This is an optimization exercise on Yosys and OpenROAD, whose aim is small area, not a production implementation.
In this exercise RTL edits were held to simulation tests only and were not proved equivalent to the original.

[config.mk]
export PLATFORM = sky130hd
export DESIGN_NAME = cordic_rmod
export DESIGN_NICKNAME = cordic_rmod
export VERILOG_FILES = /design/flow/design.v
export SDC_FILE = /design/flow/constraint.sdc
export NUM_CORES = 4
export LEC_CHECK = 0
export CAP_MARGIN = 20
export CORE_MARGIN = 2
export CORE_UTILIZATION = 40
export SLEW_MARGIN = 20
[constraint.sdc]
create_clock -name core_clock -period 5.5 [get_ports {clk}]
set_input_delay 1.1000 -clock core_clock [delete_from_list [all_inputs] [get_ports {clk}]]
set_output_delay 1.1000 -clock core_clock [all_outputs]
set_load 0.01 [all_outputs]
[design.v]
`timescale 1ns/1ps
module cordic_rmod(clk,rst,phase_in,sin_out,cos_out,eps);
parameter DATA_WIDTH = 32;
parameter PIPELINE = 32;
parameter PI_d2 = 32'h40000000;
parameter PI = 32'h80000000;
parameter PI_m3_d2 = 32'hc0000000;
parameter INI_VAL = 32'h4DBA76D2;		 
input clk;
input rst;
input [DATA_WIDTH-1:0] phase_in;
output reg [17:0] sin_out;
output reg [17:0] cos_out;
output reg [17:0] eps;
reg  [DATA_WIDTH-1:0] phase_in_reg;
reg  [DATA_WIDTH-1:0] x[PIPELINE:0];
reg  [DATA_WIDTH-1:0] y[PIPELINE:0];
reg  [DATA_WIDTH-1:0] z[PIPELINE:0];
reg [1:0] quadrant_t[PIPELINE:0];
reg [1:0] quadrant;
wire [DATA_WIDTH-1:0] theta[PIPELINE-1:0];
assign theta[0] = 32'h20000000;
assign theta[1] = 32'h12E4051E;
assign theta[2] = 32'h09FB385B;
assign theta[3] = 32'h051111D4;
assign theta[4] = 32'h028B0D43;
assign theta[5] = 32'h0145D7E1;
assign theta[6] = 32'h00A2F61E;
assign theta[7] = 32'h00517C55;
assign theta[8] = 32'h0028BE53;
assign theta[9] = 32'h00145F2F;
assign theta[10] = 32'h000A2F98;
assign theta[11] = 32'h000517CC;
assign theta[12] = 32'h00028BE6;
assign theta[13] = 32'h000145F3;
assign theta[14] = 32'h0000A2FA;
assign theta[15] = 32'h0000517D;
assign theta[16] = 32'h000028BE;
assign theta[17] = 32'h0000145F;
assign theta[18] = 32'h00000A30;
assign theta[19] = 32'h00000518;
assign theta[20] = 32'h0000028C;
assign theta[21] = 32'h00000146;
assign theta[22] = 32'h000000A3;
assign theta[23] = 32'h00000051;
assign theta[24] = 32'h00000029;
assign theta[25] = 32'h00000014;
assign theta[26] = 32'h0000000A;
assign theta[27] = 32'h00000005;
assign theta[28] = 32'h00000003;
assign theta[29] = 32'h00000001;
assign theta[30] = 32'h00000001;
assign theta[31] = 32'h00000000;
always @(posedge clk or negedge rst)
	if(!rst)
		phase_in_reg <= 32'h00000000;
	else
		case(phase_in[DATA_WIDTH-1:DATA_WIDTH-2])
			2'b00: phase_in_reg <= phase_in;
			2'b01: phase_in_reg <= phase_in - PI_d2;  	 
			2'b10: phase_in_reg <= phase_in - PI;  		 
			2'b11: phase_in_reg <= phase_in - PI_m3_d2;	 
			default: phase_in_reg <= phase_in;
		endcase
always @(posedge clk or negedge rst)
	if(!rst)
		x[0] <= 32'h00000000;
	else
		x[0] <= INI_VAL;
always @(posedge clk or negedge rst)
	if(!rst)
		y[0] <= 32'h00000000;
	else
		y[0] <= 32'h00000000; 
always @(posedge clk or negedge rst)
	if(!rst)
		z[0] <= 32'h00000000;
	else
		z[0] <= phase_in_reg; 
always @(posedge clk or negedge rst)
	if(!rst)
		quadrant_t[0] <= 2'd0;
	else
		quadrant_t[0] <= phase_in[DATA_WIDTH-1:DATA_WIDTH-2];
genvar i;
generate
	begin
		for (i=0; i<PIPELINE; i=i+1)
			begin: loop
				always @(posedge clk or negedge rst)
					if(!rst)
						x[i+1] <= 32'h00000000;
					else
						if(z[i][DATA_WIDTH-1]==1'b0)
							x[i+1] <= x[i] - {{i{y[i][DATA_WIDTH-1]}}, y[i][DATA_WIDTH-1:i]};
					else
						x[i+1] <= x[i] + {{i{y[i][DATA_WIDTH-1]}}, y[i][DATA_WIDTH-1:i]};
				always @(posedge clk or negedge rst)
					if(!rst)
						y[i+1] <= 32'h00000000;
					else
						if(z[i][DATA_WIDTH-1]==1'b0)
							y[i+1] <= y[i] + {{i{x[i][DATA_WIDTH-1]}}, x[i][DATA_WIDTH-1:i]};
					else
						y[i+1] <= y[i] - {{i{x[i][DATA_WIDTH-1]}}, x[i][DATA_WIDTH-1:i]};
				always @(posedge clk or negedge rst)
					if(!rst)
						z[i+1] <= 32'h00000000;
					else
						if(z[i][DATA_WIDTH-1]==1'b0)
							z[i+1] <= z[i] - theta[i];
					else
						z[i+1] <= z[i] + theta[i];
				always @(posedge clk or negedge rst)
					if(!rst)
						quadrant_t[i+1] <= 2'b00;
					else
						quadrant_t[i+1] <= quadrant_t[i];
			end
	end
endgenerate
always @(posedge clk or negedge rst)
	if(!rst)
		quadrant <= 2'b00;
	else
		quadrant <= quadrant_t[PIPELINE];			
always @(posedge clk or negedge rst)
	if(!rst)
		sin_out <= 18'd0;
	else
		case(quadrant)
            2'b00: sin_out <= y[PIPELINE][31:14]; 
            2'b01: sin_out <= x[PIPELINE][31:14]; 
            2'b10: sin_out <= ~(y[PIPELINE][31:14]) + 1'b1; 
            2'b11: sin_out <= ~(x[PIPELINE][31:14]) + 1'b1; 
		endcase
always @(posedge clk or negedge rst)
	if(!rst)
		cos_out <= 18'd0;
	else
		case(quadrant)
            2'b00: cos_out <= x[PIPELINE][31:14];
            2'b01: cos_out <= ~(y[PIPELINE][31:14]) + 1'b1;
            2'b10: cos_out <= ~(x[PIPELINE][31:14]) + 1'b1;
            2'b11: cos_out <= y[PIPELINE][31:14];
		endcase
always @(posedge clk or negedge rst)
	if(!rst)
		eps <= 18'd0;
	else
		eps <= z[PIPELINE][31:14];
endmodule
[run.sh]
#!/bin/bash
# synth_recipe.tcl (not shown) runs the flow's synth.tcl, then flattens the netlist and writes it again
# the make line also repeats each setting of config.mk as NAME=value (left out here)
make -C /OpenROAD-flow-scripts/flow DESIGN_CONFIG=/design/flow/config.mk WORK_HOME=/design/flow/orfs CLKGATE_MAP_FILE= SYNTH_SCRIPT=/design/flow/synth_recipe.tcl finish
==> images/m1.png <==
Drawn at 1 px/micron. Supply wires on this layer in gray.
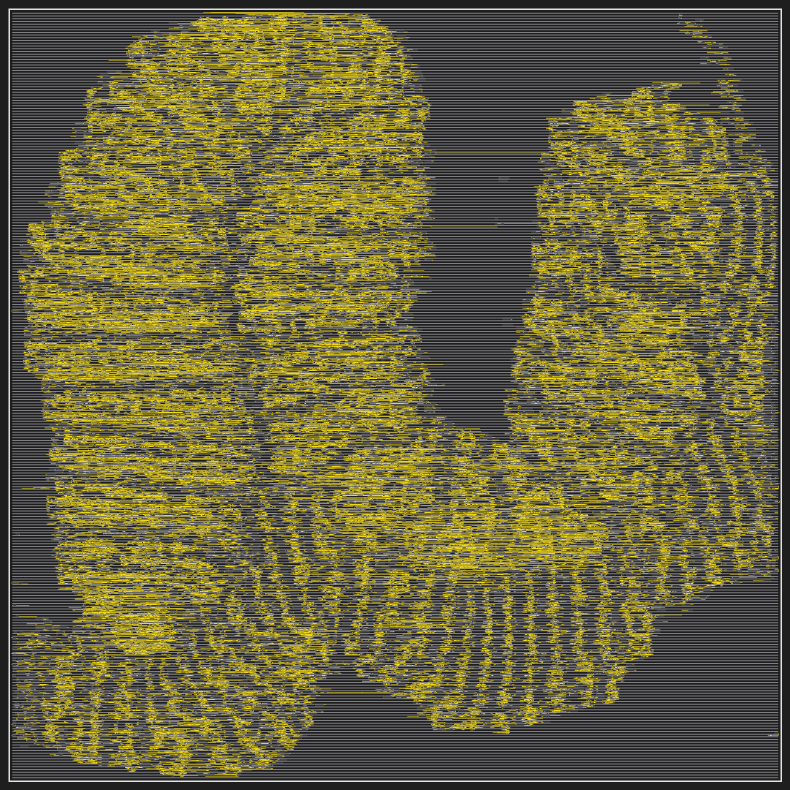
longest straight run = 114 microns
share of all routed wire = 45%

==> images/m2.png <==
Drawn at 1 px/micron.
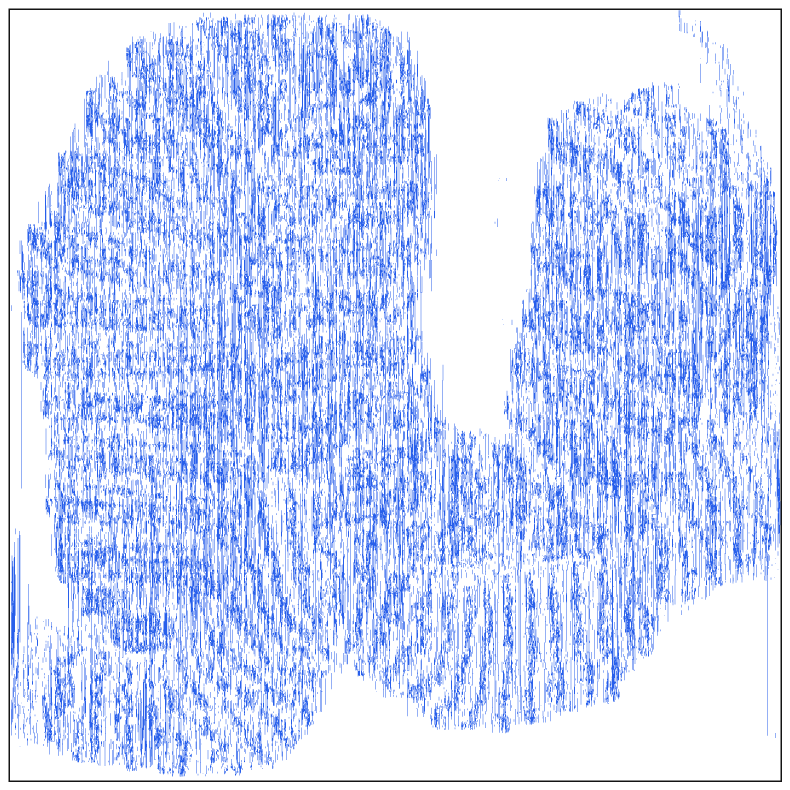
share of all routed wire = 48%
nets with wire on the layer = 24137
wire length on this layer = 289 mm
longest straight run = 353 microns
main direction = vertical
met2 usage: 34.56%
final wirelength: 602900 microns
Vias: 185077

## what timing repair did
| item | in CTS | in global routing |
|---|---|---|
| endpoints found under the hold margin | 4 | 0 |
| setup endpoints to repair | 0 | 2 |
| hold buffers | 1 | 0 |
| gates resized for setup | 0 | 2 |
## cell usage in the layout (no fill, tap or decap), types with 394 or more instances in the layout
master / n
xnor2_1: 2229
o21ai_0: 1337
a21oi_1: 2729
ha_1: 3083
nand2_1: 1298
nand2b_1: 394
dfrtp_1: 3125
nor3_1: 561
xor2_1: 1060
nor2_1: 2034
nand3_1: 478
inv_1: 1175
a21o_1: 1236
## per-stage QoR
stage | hold WS [ns] | worst slack (ns) | utilization (%) | area [sq um] | cells
global route | 0.3318 | 0.01011 | 44.42 | 260100 | 33840
CTS | 0.3198 | 0.4627 | 44.41 | 260000 | 33821
floorplan | 0.3312 | 0.9220 | - | 234900 | 25339
detailed placement | 0.3347 | 0.5142 | 42.11 | 246500 | 33128
finish | 0.3099 | 0.3835 | 44.42 | 260100 | 33842
global placement | 0.3327 | 0.4694 | 42.11 | 246500 | 33128
## routing by layer
metal	part of all wire, %	vias up	routed length (microns)	track usage, %
met5	0	-	0	0
met4	3.3	0	19800	5.878
met3	3.7	827	22540	1.762
met2	48	3473	288600	34.56
met1	45	88612	272000	25.99
li1	-	92165	-	-
## area by class of cell
class | instances | area share, %
Tap cell | 7782 | 3.744
Clock buffer | 493 | 4.021
Clock inverter | 199 | 1.159
Antenna cell | 21 | 0.02021
Multi-Input combinational cell | 20681 | 57.93
Inverter | 1195 | 1.725
Timing Repair Buffer | 330 | 1.169
Sequential cell | 3141 | 30.23
## worst max-delay path by stage
| stage | slack [ns] | from | to |
|---|---|---|---|
| global placement | 0.47 | x[5][14] | y[6][30] |
| floorplan | 0.92 | z[24][31] | z[25][30] |
| finish | 0.38 | x[3][3] | y[4][31] |
| global route | 0.01 | x[25][31] | y[26][31] |
| detailed placement | 0.51 | x[15][16] | y[16][29] |
| CTS | 0.46 | x[15][15] | y[16][29] |
==> flow_summary.json <==
{
  "status": "no timing/DRC/antenna violations",
  "post_cts_buffers": 0,
  "synth.top_cell.area_share_pct": 33.46,
  "crit_path_top_delay_cell": "a2111oi_0",
  "area.growth.synth_to_final_pct": 10.69,
  "regArea_sq_um": 78620,
  "gp_congestion": 0.9066,
  "n_fill_cell": 55998,
  "ys_async_sr_fraction_pct": 100.0,
  "clk_pin_slew_ns": 0.06,
  "pin_count": 88,
  "synth_top_family_by_area": "compound AO/OA/AOI/OAI gates",
  "reg2reg_depth": 18,
  "critPathTopFamily": "compound AO/OA/AOI/OAI gates",
  "die_h_microns": 770.4,
  "ys_dominant_reg_cell": "dfrtp_1",
  "yosys-mux-area-fraction_pct": 0.8196,
  "hold_start": "z[31][23]",
  "die_area_sq_um": 593500,
  "drt-vias-per-instance": 5.469,
  "grt_overflow": 0,
  "finalSetupTns_ns": 0
}

afterwards: timing with drivers on the ports:
Ports are ideal in the flow. The routed layout listed here was re-timed in OpenROAD.
Step 1: set_driving_cell puts a clkbuf_16 on clk and a buf_2 on each other input, an assumption about the parent block.
Step 2 moves the port delays by t, midway between the first and last clock arrival at a register: inputs arrive t later, outputs are due t later. That takes back most of the time a late clock gives input paths.
Slacks: ideal ports / drivers / drivers and shift; pairs: ideal ports / drivers.
t (ns): 1.114
setup WS [ns]: 0.383 / 0.383 / 0.383
worst setup path after step 2: register to register
clock arrival spread, ns: 0.129 / 0.130
worst register clock-pin slew, ns: 0.07 / 0.07
After both steps this run still meets setup and hold. For this run, drivers alone change the setup slack by 0.000 ns; drivers and shift together by 0.000 ns.
